Context: an optimization exercise on an open-source flow, tuned for small area, a short achievable clock period and few clock cycles. The choices shown serve that exercise and are no tape-out recipe. In this exercise RTL edits were held to simulation tests only and were not proved equivalent to the original.

==> flow/config.mk <==
export PLATFORM = sky130hd
export DESIGN_NAME = CPU
export DESIGN_NICKNAME = CPU
export VERILOG_FILES = /design/flow/design.v
export SDC_FILE = /design/flow/constraint.sdc
export NUM_CORES = 4
export LEC_CHECK = 0
export CAP_MARGIN = 20
export CORE_MARGIN = 2
export CORE_UTILIZATION = 40
export SLEW_MARGIN = 20
==> flow/constraint.sdc <==
create_clock -name core_clock -period 7.0 [get_ports {clk}]
set_input_delay 1.4000 -clock core_clock [delete_from_list [all_inputs] [get_ports {clk}]]
set_output_delay 1.4000 -clock core_clock [all_outputs]
set_load 0.01 [all_outputs]
==> flow/design.v <==
module SRAM_16x128(
  A0, A1, A2, A3, A4, A5, A6,
  DO0, DO1, DO2, DO3, DO4, DO5, DO6, DO7,
  DO8, DO9, DO10, DO11, DO12, DO13, DO14, DO15,
  DI0, DI1, DI2, DI3, DI4, DI5, DI6, DI7,
  DI8, DI9, DI10, DI11, DI12, DI13, DI14, DI15,
  CK, WEB, OE, CS
);
input  A0, A1, A2, A3, A4, A5, A6;
output DO0, DO1, DO2, DO3, DO4, DO5, DO6, DO7;
output DO8, DO9, DO10, DO11, DO12, DO13, DO14, DO15;
input  DI0, DI1, DI2, DI3, DI4, DI5, DI6, DI7;
input  DI8, DI9, DI10, DI11, DI12, DI13, DI14, DI15;
input  CK, WEB, OE, CS;
wire [6:0]  addr = {A6, A5, A4, A3, A2, A1, A0};
wire [15:0] din  = {DI15, DI14, DI13, DI12, DI11, DI10, DI9, DI8,
                    DI7, DI6, DI5, DI4, DI3, DI2, DI1, DI0};
reg  [15:0] mem [0:127];
reg  [15:0] dout;
always @(posedge CK) begin
  if (CS) begin
    if (!WEB) begin
      mem[addr] <= din;
      dout      <= din;
    end
    else begin
      dout      <= mem[addr];
    end
  end
end
assign {DO15, DO14, DO13, DO12, DO11, DO10, DO9, DO8,
        DO7, DO6, DO5, DO4, DO3, DO2, DO1, DO0} = dout;
endmodule
module CPU(
				clk,
			  rst_n,
		   IO_stall,
         awid_m_inf,
       awaddr_m_inf,
       awsize_m_inf,
      awburst_m_inf,
        awlen_m_inf,
      awvalid_m_inf,
      awready_m_inf,
        wdata_m_inf,
        wlast_m_inf,
       wvalid_m_inf,
       wready_m_inf,
          bid_m_inf,
        bresp_m_inf,
       bvalid_m_inf,
       bready_m_inf,
         arid_m_inf,
       araddr_m_inf,
        arlen_m_inf,
       arsize_m_inf,
      arburst_m_inf,
      arvalid_m_inf,
      arready_m_inf, 
          rid_m_inf,
        rdata_m_inf,
        rresp_m_inf,
        rlast_m_inf,
       rvalid_m_inf,
       rready_m_inf 
);
input  wire clk, rst_n;
output reg  IO_stall;
parameter ID_WIDTH = 4 , ADDR_WIDTH = 32, DATA_WIDTH = 16, DRAM_NUMBER=2, WRIT_NUMBER=1;
output  wire [WRIT_NUMBER * ID_WIDTH-1:0]        awid_m_inf;
output  wire [WRIT_NUMBER * ADDR_WIDTH-1:0]    awaddr_m_inf;
output  wire [WRIT_NUMBER * 3 -1:0]            awsize_m_inf;
output  wire [WRIT_NUMBER * 2 -1:0]           awburst_m_inf;
output  wire [WRIT_NUMBER * 7 -1:0]             awlen_m_inf;
output  wire [WRIT_NUMBER-1:0]                awvalid_m_inf;
input   wire [WRIT_NUMBER-1:0]                awready_m_inf;
output  wire [WRIT_NUMBER * DATA_WIDTH-1:0]     wdata_m_inf;
output  wire [WRIT_NUMBER-1:0]                  wlast_m_inf;
output  wire [WRIT_NUMBER-1:0]                 wvalid_m_inf;
input   wire [WRIT_NUMBER-1:0]                 wready_m_inf;
input   wire [WRIT_NUMBER * ID_WIDTH-1:0]         bid_m_inf;
input   wire [WRIT_NUMBER * 2 -1:0]             bresp_m_inf;
input   wire [WRIT_NUMBER-1:0]             	   bvalid_m_inf;
output  wire [WRIT_NUMBER-1:0]                 bready_m_inf;
output  wire [DRAM_NUMBER * ID_WIDTH-1:0]       arid_m_inf;
output  wire [DRAM_NUMBER * ADDR_WIDTH-1:0]   araddr_m_inf;
output  wire [DRAM_NUMBER * 7 -1:0]            arlen_m_inf;
output  wire [DRAM_NUMBER * 3 -1:0]           arsize_m_inf;
output  wire [DRAM_NUMBER * 2 -1:0]          arburst_m_inf;
output  wire [DRAM_NUMBER-1:0]               arvalid_m_inf;
input   wire [DRAM_NUMBER-1:0]               arready_m_inf;
input   wire [DRAM_NUMBER * ID_WIDTH-1:0]         rid_m_inf;
input   wire [DRAM_NUMBER * DATA_WIDTH-1:0]     rdata_m_inf;
input   wire [DRAM_NUMBER * 2 -1:0]             rresp_m_inf;
input   wire [DRAM_NUMBER-1:0]                  rlast_m_inf;
input   wire [DRAM_NUMBER-1:0]                 rvalid_m_inf;
output  wire [DRAM_NUMBER-1:0]                 rready_m_inf;
reg signed [15:0] core_r0 , core_r1 , core_r2 , core_r3 ;
reg signed [15:0] core_r4 , core_r5 , core_r6 , core_r7 ;
reg signed [15:0] core_r8 , core_r9 , core_r10, core_r11;
reg signed [15:0] core_r12, core_r13, core_r14, core_r15;
parameter IDLE  = 4'd0;
parameter LOAD  = 4'd1;
parameter STORE = 4'd2;
parameter INS_F = 4'd3;
parameter INS_D = 4'd4;
parameter EXE   = 4'd5;
parameter MEM   = 4'd6;
parameter WB    = 4'd7;
parameter EXE2  = 4'd8;
parameter ADDR = 2'd0;
parameter DATA = 2'd1;
parameter DONE = 2'd2;
parameter ID    = 4'd0;
parameter BURST = 2'b01;
parameter SIZE  = 3'b001;
parameter LEN_R = 7'd127;
parameter LEN_W = 7'd0;
reg [3:0] state;
reg [3:0] state_next;
reg [1:0] hand_shake_ins;
reg [1:0] hand_shake_ins_next;
reg [1:0] hand_shake_data;
reg [1:0] hand_shake_data_next;
reg flag_store;
reg flag_hit;
reg flag_overflow;
reg [9:0] ins_cnt; 
reg [10:0] addr_ins;
reg [10:0] addr_ins_next;
reg [10:0] addr_data;
reg [10:0] addr_data_next;
reg [DATA_WIDTH-1:0] ins;
reg [3:0] rs;
reg [3:0] rt;
reg [3:0] rd;
reg signed [4:0] imd;
reg [3:0] tag_ins;
reg [3:0] tag_data;
reg signed [DATA_WIDTH-1:0] num1;
reg signed [DATA_WIDTH-1:0] num2;
reg signed [DATA_WIDTH-1:0] add_res;
reg signed [DATA_WIDTH-1:0] mul_res;
reg                         cmp_res;
reg signed [DATA_WIDTH-1:0] wb_data;
reg signed [DATA_WIDTH-1:0] num3;
reg signed [DATA_WIDTH-1:0] num4;
reg                         equ_res;
reg [ADDR_WIDTH-1:0] dram_raddr_data;
reg                  dram_rvalid_data;
reg                  dram_rready_data;
reg [ADDR_WIDTH-1:0] dram_raddr_ins;
reg                  dram_rvalid_ins;
reg                  dram_rready_ins;
reg [ADDR_WIDTH-1:0] dram_waddr;
reg                  dram_wavalid;
reg [DATA_WIDTH-1:0] dram_wdata;
reg                  dram_wdvalid;
reg                  dram_wlast;
reg                  dram_bready;
reg [DATA_WIDTH-1:0] dram_wdata_d1;
reg                  dram_wdvalid_d1;
reg                  dram_wlast_d1;
reg [6:0]            sram_addr_ins;
reg [DATA_WIDTH-1:0] sram_dout_ins;
reg [DATA_WIDTH-1:0] sram_din_ins;
reg                  sram_wen_ins;
reg [6:0]            sram_cnt_ins;
reg [6:0]            sram_addr_data;
reg [DATA_WIDTH-1:0] sram_dout_data;
reg [DATA_WIDTH-1:0] sram_din_data;
reg                  sram_wen_data;
reg [6:0]            sram_cnt_data;
reg IO_stall_next;
wire [4:0] ins_type;
assign ins_type = {1'b1, ins[15:13], ins[0]};
always @(*) begin
  case (state)
    IDLE:  state_next = LOAD;
    LOAD:  begin
      if(hand_shake_data == DONE & hand_shake_ins == DONE) begin
        if(flag_overflow) state_next = EXE;
        else if(ins[15:13] == 3'b010 | ins[15:13] == 3'b100) begin
          state_next = MEM;
        end
        else state_next = INS_F;
      end
      else  state_next = LOAD;
    end
    STORE: begin
      if(hand_shake_data == DONE) state_next = INS_F;
      else                        state_next = STORE;
    end
    INS_F: state_next = INS_D;
    INS_D: begin
      if(ins[15:13] == 3'b101) state_next = MEM;
      else if(flag_overflow)   state_next = LOAD;
      else state_next = EXE;
    end
    EXE:   begin
      state_next = EXE2;
    end
    EXE2: begin
      if(ins[15:14] == 2'b00) state_next = WB;
      else                    state_next = MEM;        
    end
    MEM:   begin
      if(ins[14:13] == 2'b11)       state_next = STORE;
      else if(~flag_hit)            state_next = LOAD;
      else if(ins[15:13] == 3'b101) state_next = INS_F;
      else                          state_next = WB;
    end
    WB:    state_next = INS_F;
    default: state_next = IDLE;
  endcase
end
always @(posedge clk or negedge rst_n) begin
  if(!rst_n) state <= IDLE;
  else       state <= state_next;
end
always @(*) begin
  case (state)
    EXE:     addr_data_next = (ins[14]) ? num1 + num2 : addr_data;
    default: addr_data_next = addr_data;
  endcase
end
always @(posedge clk or negedge rst_n) begin
  if(!rst_n) addr_data <= 'b0;
  else       addr_data <= addr_data_next;
end
always @(*) begin
  case (state)
    INS_F: addr_ins_next = addr_ins + 1'b1;
    INS_D: addr_ins_next = (ins[15:13] == 3'b101) ? sram_dout_ins[11:1] : addr_ins;
    EXE2:   addr_ins_next = (equ_res) ? add_res : addr_ins;
    default: addr_ins_next = addr_ins;
  endcase
end
always @(posedge clk or negedge rst_n) begin
  if(!rst_n) addr_ins <= 'b0;
  else       addr_ins <= addr_ins_next;
end
always @(posedge clk or negedge rst_n) begin
  if(!rst_n) ins_cnt <= 'b0;
  else begin
    if(state == INS_F & ~(ins == 16'd0)) begin
      ins_cnt <= ins_cnt + 1'b1;
    end
    else      ins_cnt <= ins_cnt;
  end      
end
always @(posedge clk or negedge rst_n) begin
  if(!rst_n) flag_store <= 'b0;
  else begin
      case (state)
        INS_D: begin
          if(ins[15:13] == 3'b011) flag_store <= 1'b1;
          else                     flag_store <= flag_store;
        end
        STORE: flag_store <= 1'b0;
        default: begin end
      endcase
  end
end
always @(posedge clk or negedge rst_n) begin
  if(!rst_n) flag_overflow <= 'b0;
  else begin
      case (state)
        INS_F: begin
          if(addr_ins[6:0] == 7'd127) flag_overflow <= 1'b1;
          else                        flag_overflow <= flag_store;
        end
        EXE: flag_overflow <= 1'b0;
        default: begin end
      endcase
  end
end
always @(*) begin
  flag_hit = (addr_ins[10:7] == tag_ins & addr_data[10:7] == tag_data);
end
always @(*) begin
	case (state)
    LOAD, STORE: begin
			case (hand_shake_data)
				ADDR: begin
					if(arready_m_inf[0] | awready_m_inf) hand_shake_data_next = DATA;
					else                                 hand_shake_data_next = ADDR;
				end  
				DATA: begin
					if(rlast_m_inf[0] | bvalid_m_inf) hand_shake_data_next = DONE;
					else                              hand_shake_data_next = DATA;
				end
        DONE: begin
          if(hand_shake_ins == DONE | state == STORE) hand_shake_data_next = ADDR;
          else                                        hand_shake_data_next = DONE;
        end
				default: hand_shake_data_next = hand_shake_data;
			endcase		  
		end
		default: hand_shake_data_next = hand_shake_data;
	endcase
end
always @(posedge clk or negedge rst_n) begin
  if(!rst_n) hand_shake_data <= IDLE;
  else       hand_shake_data <= hand_shake_data_next;
end
always @(*) begin
	case (state)
    LOAD: begin
			case (hand_shake_ins)
				ADDR: begin
					if(arready_m_inf[1]) hand_shake_ins_next = DATA;
					else                 hand_shake_ins_next = ADDR;
				end  
				DATA: begin
					if(rlast_m_inf[1]) hand_shake_ins_next = DONE;
					else               hand_shake_ins_next = DATA;
				end
        DONE: begin
          if(hand_shake_data == DONE) hand_shake_ins_next = ADDR;
          else                        hand_shake_ins_next = DONE;
        end
				default: hand_shake_ins_next = hand_shake_ins;
			endcase		  
		end
		default: hand_shake_ins_next = hand_shake_ins;
	endcase
end
always @(posedge clk or negedge rst_n) begin
  if(!rst_n) hand_shake_ins <= IDLE;
  else       hand_shake_ins <= hand_shake_ins_next;
end
always @(posedge clk or negedge rst_n) begin
  if(!rst_n) ins <= 'b0;
  else begin
    case (state)
      INS_F: ins <= sram_dout_ins; 
      default: ins <= ins;
    endcase
  end
end
always @(*) begin
  rs  = ins[12:9];
  rt  = ins[8:5];
  rd  = ins[4:1];
  imd = ins[4:0];
end
always @(posedge clk) begin
  case (state)
    EXE2: if(ins[15:14] == 2'b0)  wb_data <= (ins[13]) ? ((ins[0]) ? mul_res : cmp_res) : add_res;
    MEM:  if(ins[14:13] == 2'b10) wb_data <= sram_dout_data;  
    default: begin end
  endcase
end
always @(posedge clk or negedge rst_n) begin
  if(!rst_n) tag_ins <= 'b0;
  else begin
    case (state)
      LOAD: tag_ins <= addr_ins[10:7];
      default: begin end
    endcase
  end
end
always @(posedge clk or negedge rst_n) begin
  if(!rst_n) tag_data <= 'b0;
  else begin
    case (state)
      LOAD: tag_data <= addr_data[10:7];
      default: begin end
    endcase
  end
end
always @(posedge clk or negedge rst_n) begin
  if(!rst_n) begin
    core_r0  <= 'b0;
    core_r1  <= 'b0;
    core_r2  <= 'b0;
    core_r3  <= 'b0;
    core_r4  <= 'b0;
    core_r5  <= 'b0;
    core_r6  <= 'b0;
    core_r7  <= 'b0;
    core_r8  <= 'b0;
    core_r9  <= 'b0;
    core_r10 <= 'b0;
    core_r11 <= 'b0;
    core_r12 <= 'b0;
    core_r13 <= 'b0;
    core_r14 <= 'b0;
    core_r15 <= 'b0;
  end
  else begin
    case (state)
      WB: begin
        if(ins[15:14] == 2'b0) begin
          case (rd)
              4'd0 : core_r0  <= wb_data;
              4'd1 : core_r1  <= wb_data;
              4'd2 : core_r2  <= wb_data;
              4'd3 : core_r3  <= wb_data;
              4'd4 : core_r4  <= wb_data;
              4'd5 : core_r5  <= wb_data;
              4'd6 : core_r6  <= wb_data;
              4'd7 : core_r7  <= wb_data;
              4'd8 : core_r8  <= wb_data;
              4'd9 : core_r9  <= wb_data;
              4'd10: core_r10 <= wb_data;
              4'd11: core_r11 <= wb_data;
              4'd12: core_r12 <= wb_data;
              4'd13: core_r13 <= wb_data;
              4'd14: core_r14 <= wb_data;
              4'd15: core_r15 <= wb_data;
              default: begin end
          endcase
        end
        else if(ins[14:13] == 2'b10) begin
          case (rt)
              4'd0 : core_r0  <= wb_data;
              4'd1 : core_r1  <= wb_data;
              4'd2 : core_r2  <= wb_data;
              4'd3 : core_r3  <= wb_data;
              4'd4 : core_r4  <= wb_data;
              4'd5 : core_r5  <= wb_data;
              4'd6 : core_r6  <= wb_data;
              4'd7 : core_r7  <= wb_data;
              4'd8 : core_r8  <= wb_data;
              4'd9 : core_r9  <= wb_data;
              4'd10: core_r10 <= wb_data;
              4'd11: core_r11 <= wb_data;
              4'd12: core_r12 <= wb_data;
              4'd13: core_r13 <= wb_data;
              4'd14: core_r14 <= wb_data;
              4'd15: core_r15 <= wb_data;
              default: begin end
          endcase          
        end
      end 
      default: begin end
    endcase
  end
end
always @(posedge clk or negedge rst_n) begin
  if(!rst_n) num1 <= 'b0;
  else begin
    case (state)
      INS_D: begin
        if(ins[15:13] == 3'b100) num1 <= addr_ins;
        else begin
          case (rs)
            4'd0 : num1 <= core_r0;
            4'd1 : num1 <= core_r1;
            4'd2 : num1 <= core_r2;
            4'd3 : num1 <= core_r3;
            4'd4 : num1 <= core_r4;
            4'd5 : num1 <= core_r5;
            4'd6 : num1 <= core_r6;
            4'd7 : num1 <= core_r7;
            4'd8 : num1 <= core_r8;
            4'd9 : num1 <= core_r9;
            4'd10: num1 <= core_r10;
            4'd11: num1 <= core_r11;
            4'd12: num1 <= core_r12;
            4'd13: num1 <= core_r13;
            4'd14: num1 <= core_r14;
            4'd15: num1 <= core_r15;
            default: num1 <= 'b0;
          endcase
        end
      end 
      EXE: num1 <= 'b0;
      default: num1 <= num1;
    endcase
  end
end
always @(posedge clk or negedge rst_n) begin
  if(!rst_n) num2 <= 'b0;
  else begin
    case (state)
      INS_D: begin
        if(ins[15:14] == 2'b00) begin
          case (rt)
            4'd0 : num2 <= (!ins[13] & ins[0]) ? -core_r0  : core_r0;
            4'd1 : num2 <= (!ins[13] & ins[0]) ? -core_r1  : core_r1;
            4'd2 : num2 <= (!ins[13] & ins[0]) ? -core_r2  : core_r2;
            4'd3 : num2 <= (!ins[13] & ins[0]) ? -core_r3  : core_r3;
            4'd4 : num2 <= (!ins[13] & ins[0]) ? -core_r4  : core_r4;
            4'd5 : num2 <= (!ins[13] & ins[0]) ? -core_r5  : core_r5;
            4'd6 : num2 <= (!ins[13] & ins[0]) ? -core_r6  : core_r6;
            4'd7 : num2 <= (!ins[13] & ins[0]) ? -core_r7  : core_r7;
            4'd8 : num2 <= (!ins[13] & ins[0]) ? -core_r8  : core_r8;
            4'd9 : num2 <= (!ins[13] & ins[0]) ? -core_r9  : core_r9;
            4'd10: num2 <= (!ins[13] & ins[0]) ? -core_r10 : core_r10;
            4'd11: num2 <= (!ins[13] & ins[0]) ? -core_r11 : core_r11;
            4'd12: num2 <= (!ins[13] & ins[0]) ? -core_r12 : core_r12;
            4'd13: num2 <= (!ins[13] & ins[0]) ? -core_r13 : core_r13;
            4'd14: num2 <= (!ins[13] & ins[0]) ? -core_r14 : core_r14;
            4'd15: num2 <= (!ins[13] & ins[0]) ? -core_r15 : core_r15;
            default: num2 <= 'b0;
          endcase          
        end
        else begin
          num2 <= imd;
        end
      end 
      EXE: num2 <= 'b0;
      default: num2 <= num2;
    endcase
  end
end
always @(posedge clk or negedge rst_n) begin
  if(!rst_n) add_res <= 'b0;
  else if(state == EXE) add_res <= num1 + num2;
end
always @(posedge clk or negedge rst_n) begin
  if(!rst_n) mul_res <= 'b0;
  else       mul_res <= num1 * num2;
end
always @(posedge clk or negedge rst_n) begin
  if(!rst_n) cmp_res <= 'b0;
  else       cmp_res <= (num1 < num2);
end
always @(*) begin
  case (rs)
    4'd0 : num3 = core_r0;
    4'd1 : num3 = core_r1;
    4'd2 : num3 = core_r2;
    4'd3 : num3 = core_r3;
    4'd4 : num3 = core_r4;
    4'd5 : num3 = core_r5;
    4'd6 : num3 = core_r6;
    4'd7 : num3 = core_r7;
    4'd8 : num3 = core_r8;
    4'd9 : num3 = core_r9;
    4'd10: num3 = core_r10;
    4'd11: num3 = core_r11;
    4'd12: num3 = core_r12;
    4'd13: num3 = core_r13;
    4'd14: num3 = core_r14;
    4'd15: num3 = core_r15;
    default: num3 = 'b0;
  endcase
    case (rt)
    4'd0 : num4 = core_r0;
    4'd1 : num4 = core_r1;
    4'd2 : num4 = core_r2;
    4'd3 : num4 = core_r3;
    4'd4 : num4 = core_r4;
    4'd5 : num4 = core_r5;
    4'd6 : num4 = core_r6;
    4'd7 : num4 = core_r7;
    4'd8 : num4 = core_r8;
    4'd9 : num4 = core_r9;
    4'd10: num4 = core_r10;
    4'd11: num4 = core_r11;
    4'd12: num4 = core_r12;
    4'd13: num4 = core_r13;
    4'd14: num4 = core_r14;
    4'd15: num4 = core_r15;
    default: num4 = 'b0;
  endcase
end
always @(posedge clk or negedge rst_n) begin
  if(!rst_n) equ_res <= 'b0;
  else begin
    if(ins[15:13] == 3'b100) equ_res <= (num3 == num4);
    else                     equ_res <= 'b0;
  end
end
assign arid_m_inf[3:0]    = ID;
assign arburst_m_inf[1:0] = BURST;
assign arsize_m_inf[2:0]  = SIZE;
assign arlen_m_inf[6:0]   = LEN_R;
assign araddr_m_inf[31:0] = dram_raddr_data;
always @(*) begin
	case (state)
		LOAD: dram_raddr_data = {{20'h00001}, addr_data[10:7], {8'd0}};
		default: dram_raddr_data = 'b0;
	endcase
end
assign arvalid_m_inf[0] = dram_rvalid_data;
always @(*) begin
	case (state)
		LOAD: dram_rvalid_data = (hand_shake_data == ADDR);
    default: dram_rvalid_data = 'b0;
	endcase
end
assign rready_m_inf[0] = dram_rready_data;
always @(*) begin
	case (state)
    LOAD: dram_rready_data = (hand_shake_data == DATA);
		default: dram_rready_data = 'b0;
	endcase
end
assign awid_m_inf    = ID;
assign awburst_m_inf = BURST;
assign awsize_m_inf  = SIZE;
assign awlen_m_inf   = LEN_W;
assign awaddr_m_inf = dram_waddr;
always @(*) begin
	case (state)
    STORE:   dram_waddr = {{20'h00001}, addr_data, {1'd0}};
		default: dram_waddr = 'b0;
	endcase
end
assign awvalid_m_inf = dram_wavalid;
always @(*) begin
	case (state)
		STORE:   dram_wavalid = (hand_shake_data == ADDR);
		default: dram_wavalid = 'b0;
	endcase
end
assign wvalid_m_inf = dram_wdvalid_d1;
always @(posedge clk or negedge rst_n) begin
	if(!rst_n) dram_wdvalid <= 'b0;
	else begin
		case (state)
      STORE:   dram_wdvalid <= (wready_m_inf) ?  'b0 : (hand_shake_data == DATA);
      default: dram_wdvalid <= 'b0;
	  endcase	  
	end
end
assign wdata_m_inf = dram_wdata_d1;
always @(*) begin
	case (state)
    STORE: begin
      case (rt)
          4'd0 : dram_wdata= core_r0;
          4'd1 : dram_wdata= core_r1;
          4'd2 : dram_wdata= core_r2;
          4'd3 : dram_wdata= core_r3;
          4'd4 : dram_wdata= core_r4;
          4'd5 : dram_wdata= core_r5;
          4'd6 : dram_wdata= core_r6;
          4'd7 : dram_wdata= core_r7;
          4'd8 : dram_wdata= core_r8;
          4'd9 : dram_wdata= core_r9;
          4'd10: dram_wdata= core_r10;
          4'd11: dram_wdata= core_r11;
          4'd12: dram_wdata= core_r12;
          4'd13: dram_wdata= core_r13;
          4'd14: dram_wdata= core_r14;
          4'd15: dram_wdata= core_r15;
          default: dram_wdata = 'b0;
        endcase
    end
		default: dram_wdata = 'b0;
	endcase
end
assign wlast_m_inf = dram_wlast_d1;
always @(posedge clk or negedge rst_n) begin
  if(!rst_n) dram_wlast <= 'b0;
  else begin
    case (state)
      STORE:   dram_wlast <= (wready_m_inf) ?  'b0 : (hand_shake_data == DATA);
      default: dram_wlast <= 'b0;
    endcase    
  end
end
assign bready_m_inf = dram_bready;
always @(posedge clk or negedge rst_n) begin
	if(!rst_n) dram_bready <= 'b0;
	else begin
    case (state)
      STORE: begin
        if(bvalid_m_inf) dram_bready <= 1'b0;
        else             dram_bready <= 1'b1;
      end
      default: dram_bready <= 'b0;
    endcase
	end
end
always @(posedge clk) begin
  dram_wdata_d1   <= dram_wdata;
  dram_wdvalid_d1 <= dram_wdvalid;
  dram_wlast_d1   <= dram_wlast;
end
assign arid_m_inf[7:4]    = ID;
assign arburst_m_inf[3:2] = BURST;
assign arsize_m_inf[5:3]  = SIZE;
assign arlen_m_inf[13:7]  = LEN_R;
assign araddr_m_inf[63:32] = dram_raddr_ins;
always @(*) begin
	case (state)
    LOAD: dram_raddr_ins = {{20'h00001}, addr_ins[10:7], {8'd0}};
    default: dram_raddr_ins = 'b0;
	endcase
end
assign arvalid_m_inf[1] = dram_rvalid_ins;
always @(*) begin
	case (state)
		LOAD: dram_rvalid_ins = (hand_shake_ins == ADDR);
    default: dram_rvalid_ins = 'b0;
	endcase
end
assign rready_m_inf[1] = dram_rready_ins;
always @(*) begin
	case (state)
    LOAD: dram_rready_ins = (hand_shake_ins == DATA);
		default: dram_rready_ins = 'b0;
	endcase
end
always @(*) begin
  if(hand_shake_data == DATA) sram_addr_data = (state == STORE) ? addr_data : ((wready_m_inf) ? (sram_cnt_data + 1) : sram_cnt_data);
  else                        sram_addr_data = addr_data;
end
always @(*) begin
    case (state)
      LOAD: begin
        if(hand_shake_data == DATA) sram_din_data = rdata_m_inf[15:0];
        else                        sram_din_data = 'b0;
      end
      STORE: begin
        if(flag_hit) begin
          case (rt)
            4'd0 : sram_din_data = core_r0;
            4'd1 : sram_din_data = core_r1;
            4'd2 : sram_din_data = core_r2;
            4'd3 : sram_din_data = core_r3;
            4'd4 : sram_din_data = core_r4;
            4'd5 : sram_din_data = core_r5;
            4'd6 : sram_din_data = core_r6;
            4'd7 : sram_din_data = core_r7;
            4'd8 : sram_din_data = core_r8;
            4'd9 : sram_din_data = core_r9;
            4'd10: sram_din_data = core_r10;
            4'd11: sram_din_data = core_r11;
            4'd12: sram_din_data = core_r12;
            4'd13: sram_din_data = core_r13;
            4'd14: sram_din_data = core_r14;
            4'd15: sram_din_data = core_r15;
            default: sram_din_data = 'b0;
          endcase 
        end
        else sram_din_data = 'b0;
      end
      default: sram_din_data = 'b0;
    endcase
end
always @(*) begin
	case (state)
    LOAD: begin
      if(hand_shake_data == DATA) sram_wen_data = 0;
      else                        sram_wen_data = 1;
    end
    STORE: begin
      if(flag_hit) sram_wen_data = 0;
      else         sram_wen_data = 1;
    end
		default: sram_wen_data = 1;
	endcase	
end
always @(posedge clk or negedge rst_n) begin
  if(!rst_n) sram_cnt_data <= 'b0;
  else begin
    if(rvalid_m_inf[0] | wready_m_inf) begin
      if(sram_cnt_data == 7'd127) sram_cnt_data <= sram_cnt_data;
      else                        sram_cnt_data <= sram_cnt_data + 1'b1;
    end
    else                          sram_cnt_data <= 'b0; 
  end
end
always @(*) begin
  if(hand_shake_ins == DATA) sram_addr_ins = sram_cnt_ins;
  else sram_addr_ins = addr_ins;
end
always @(*) begin
  case (state)
    LOAD: begin
      if(hand_shake_ins == DATA) sram_din_ins = rdata_m_inf[31:16];
      else                       sram_din_ins = 'b0;      
    end 
    STORE: begin
      if(flag_hit) sram_din_ins = ins;
      else         sram_din_ins = 'b0;
    end
    default: sram_din_ins = 'b0;
  endcase
end
always @(*) begin
	case (hand_shake_ins)
    DATA: sram_wen_ins = 0;
		default: sram_wen_ins = 1;
	endcase	
end
always @(posedge clk or negedge rst_n) begin
  if(!rst_n) sram_cnt_ins <= 'b0;
  else begin
    if(rvalid_m_inf[1]) sram_cnt_ins <= sram_cnt_ins + 1'b1;
    else                sram_cnt_ins <= 'b0; 
  end
end
SRAM_16x128 SRAM_INS_U0(
	.A0  (sram_addr_ins[0]), .A1  (sram_addr_ins[1]), .A2  (sram_addr_ins[2]),  .A3  (sram_addr_ins[3]),  .A4  (sram_addr_ins[4]),  .A5  (sram_addr_ins[5]),  .A6  (sram_addr_ins[6]),
	.DO0 (sram_dout_ins[0]), .DO1 (sram_dout_ins[1]), .DO2 (sram_dout_ins[2]),  .DO3 (sram_dout_ins[3]),  .DO4 (sram_dout_ins[4]),  .DO5 (sram_dout_ins[5]),  .DO6 (sram_dout_ins[6]),   .DO7 (sram_dout_ins[7]),
	.DO8 (sram_dout_ins[8]), .DO9 (sram_dout_ins[9]), .DO10(sram_dout_ins[10]), .DO11(sram_dout_ins[11]), .DO12(sram_dout_ins[12]), .DO13(sram_dout_ins[13]), .DO14(sram_dout_ins[14]),  .DO15(sram_dout_ins[15]),
	.DI0 (sram_din_ins[0]),  .DI1 (sram_din_ins[1]),  .DI2 (sram_din_ins[2]),   .DI3 (sram_din_ins[3]),   .DI4 (sram_din_ins[4]),   .DI5 (sram_din_ins[5]),   .DI6 (sram_din_ins[6]),   .DI7 (sram_din_ins[7]),
	.DI8 (sram_din_ins[8]),  .DI9 (sram_din_ins[9]),  .DI10(sram_din_ins[10]),  .DI11(sram_din_ins[11]),  .DI12(sram_din_ins[12]),  .DI13(sram_din_ins[13]),  .DI14(sram_din_ins[14]),  .DI15(sram_din_ins[15]),
	.CK(clk), .WEB(sram_wen_ins), .OE(1'b1), .CS(1'b1));
SRAM_16x128 SRAM_DATA_U0(
    .A0  (sram_addr_data[0]), .A1  (sram_addr_data[1]), .A2  (sram_addr_data[2]),  .A3  (sram_addr_data[3]),  .A4  (sram_addr_data[4]),  .A5  (sram_addr_data[5]),  .A6  (sram_addr_data[6]),
    .DO0 (sram_dout_data[0]), .DO1 (sram_dout_data[1]), .DO2 (sram_dout_data[2]),  .DO3 (sram_dout_data[3]),  .DO4 (sram_dout_data[4]),  .DO5 (sram_dout_data[5]),  .DO6 (sram_dout_data[6]),   .DO7 (sram_dout_data[7]),
    .DO8 (sram_dout_data[8]), .DO9 (sram_dout_data[9]), .DO10(sram_dout_data[10]), .DO11(sram_dout_data[11]), .DO12(sram_dout_data[12]), .DO13(sram_dout_data[13]), .DO14(sram_dout_data[14]),  .DO15(sram_dout_data[15]),
    .DI0 (sram_din_data[0]),  .DI1 (sram_din_data[1]),  .DI2 (sram_din_data[2]),   .DI3 (sram_din_data[3]),   .DI4 (sram_din_data[4]),   .DI5 (sram_din_data[5]),   .DI6 (sram_din_data[6]),   .DI7 (sram_din_data[7]),
    .DI8 (sram_din_data[8]),  .DI9 (sram_din_data[9]),  .DI10(sram_din_data[10]),  .DI11(sram_din_data[11]),  .DI12(sram_din_data[12]),  .DI13(sram_din_data[13]),  .DI14(sram_din_data[14]),  .DI15(sram_din_data[15]),
    .CK(clk), .WEB(sram_wen_data), .OE(1'b1), .CS(1'b1));
always @(posedge clk or negedge rst_n) begin
  if(!rst_n) IO_stall <= 1'b1;
  else       IO_stall <= ~(state == INS_F & ~(ins == 16'd0));
end
endmodule
==> flow/run.sh <==
#!/bin/bash
# synth_recipe.tcl (not shown) runs the flow's synth.tcl, then flattens the netlist and writes it again
# the make line also repeats each setting of config.mk as NAME=value (left out here)
make -C /OpenROAD-flow-scripts/flow DESIGN_CONFIG=/design/flow/config.mk WORK_HOME=/design/flow/orfs CLKGATE_MAP_FILE= SYNTH_SCRIPT=/design/flow/synth_recipe.tcl finish
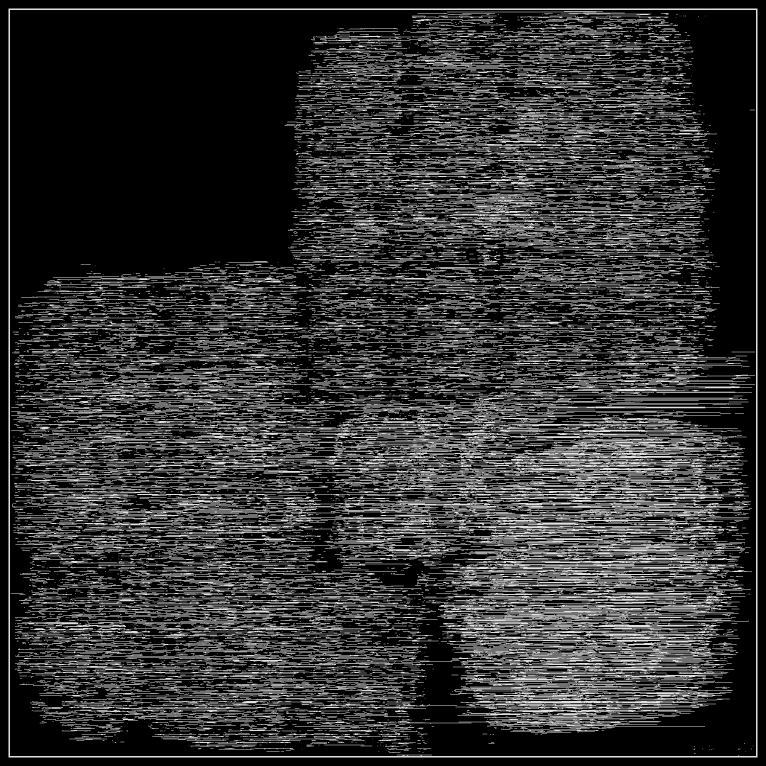
met1.png
nets with wire on the layer: 10459
longest straight run: 179 µm
main direction: horizontal
wire length on this layer: 253 mm
share of all routed wire: 42%
met1 Use GR: 35.43%
vias: 104800
final wirelength: 605.7 mm

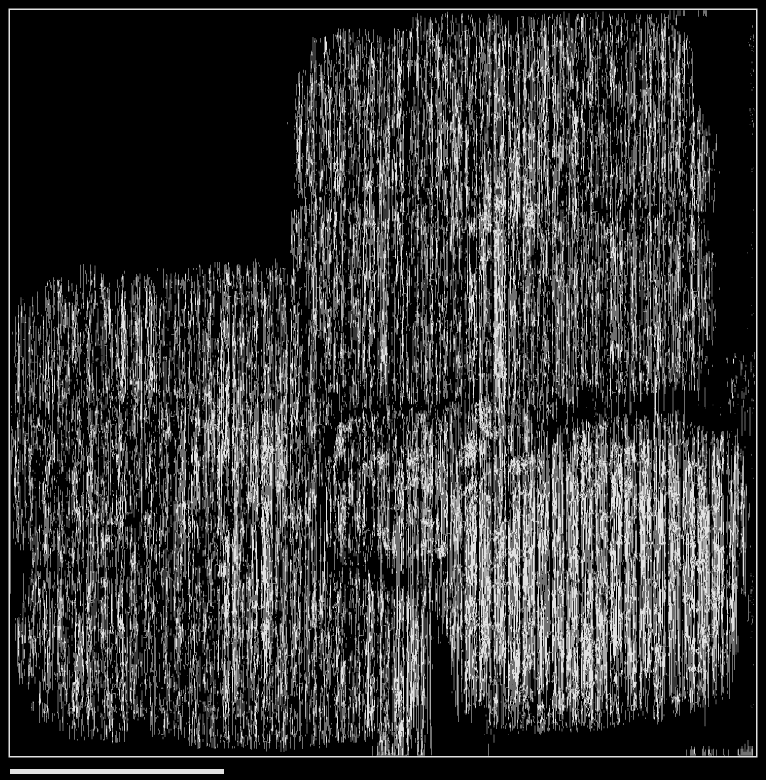
met2.png
The bar under the picture is 200 µm long.
longest straight run: 163 µm
main direction: vertical
nets with wire on the layer: 9694
GR Util met2: 36.83%

==> run_results.csv <==
group,metric,value,unit
sta,fmax,176.4,MHz
floorplan,tapCellCount,6400,
sta,setup_viol,0,
cells_and_area,seq-cell-share,61.41,%
synthesis,synth-edff-count,4112,
floorplan,coreArea,477700,µm²
setup_path,worstSetupStartpoint,"state[2]",
cells_and_area,utilization,45.69,%
clocking,tritoncts,"built",
placed_design,pre_cts_slack,1.448,ns
clocking,cts_hold_buf,0,
drt,drcViolationCount,0,
synthesis,synth_top_family_by_area,"multiplexers",
synthesis,yosysMostFrequentCell,"edfxtp_1",
cells_and_area,clkbuf_count,574,
clocking,clock_sinks,4538,
cells_and_area,multi_input_comb_area,54390,µm²
drt,dr.pass1.iters,8,
cells_and_area,nNonClkInverters,241,
setup_path,reg2reg_to,"mul_res[14]",
setup_path,path_max_fanout,32,
setup_path,cpPeakStageDelay,0.69,ns
drt,drtIter0Drc,13180,
floorplan,start_util,40.09,%
status,status,"no timing/DRC/antenna violations",
sta,tightest_slew,1.307,ns
setup_path,crit_buf_inv,2,
synthesis,yosysSeqAreaShare,69.97,%
clocking,cts_root_buf,"clkbuf_16",
cells_and_area,finalNonFillerCells,17490,
synthesis,synth_compound_area_share,3.468,%
synthesis,synth_common_cells,"4112 x edfxtp_1, 1336 x mux4_2, 530 x nor2_1, 431 x clkbuf_1, 394 x dfrtp_1",
drt,m1WireLength,252.6,mm
synthesis,async_flop_share,8.704,%
hold_path,hp-class,"input port to asynchronous set/reset pin",
synthesis,netlist-cell-type-count,92,
cells_and_area,final_common_cell,"edfxtp_1",
placed_design,hpwlAfterDp,398.4,mm
global_route,first_global_vias,103100,
synthesis,ys_ff_latch,4538,
drt,top_layer_used,"met5",
setup_path,crit_type,"flip-flop to output port",
cells_and_area,multi_input_comb_cells,4768,
setup_path,cpMaxStageDelayCell,"inv_2",
placed_design,port_buffers,89,
drt,dr_wl_met2,270.6,mm
setup_path,r2r-start,"num1[5]",
clocking,worstSkewPairLatency,1.05,ns
Testbench counts, summed over its fixed seeds: cycles 417,172.

-- re-timing with driven ports --
How much do the figures lean on ideal ports? The routed layout below was timed once more, with nothing changed but the port constraints.
Step 1: set_driving_cell puts a clkbuf_16 on clk and a buf_2 on each other input, an assumption about the parent block.
Step 2, shift: input delay + t, output delay - t, t = (earliest + latest rising clock arrival at the registers) / 2. This alone moves slack from input paths to output paths.
a / b / c = ideal / step 1 / step 2; a / b = the first two.
t (ns): 1.117
setup slack, ns: 1.331 / 1.217 / 1.389
worst setup path after step 2: register to register
latest minus earliest clock arrival (ns): 0.104 / 0.104
worst register clock-pin slew, ns: 0.08 / 0.08
After both steps this run still meets setup and hold. For this run, drivers alone change the setup slack by -0.114 ns; drivers and shift together by +0.058 ns.
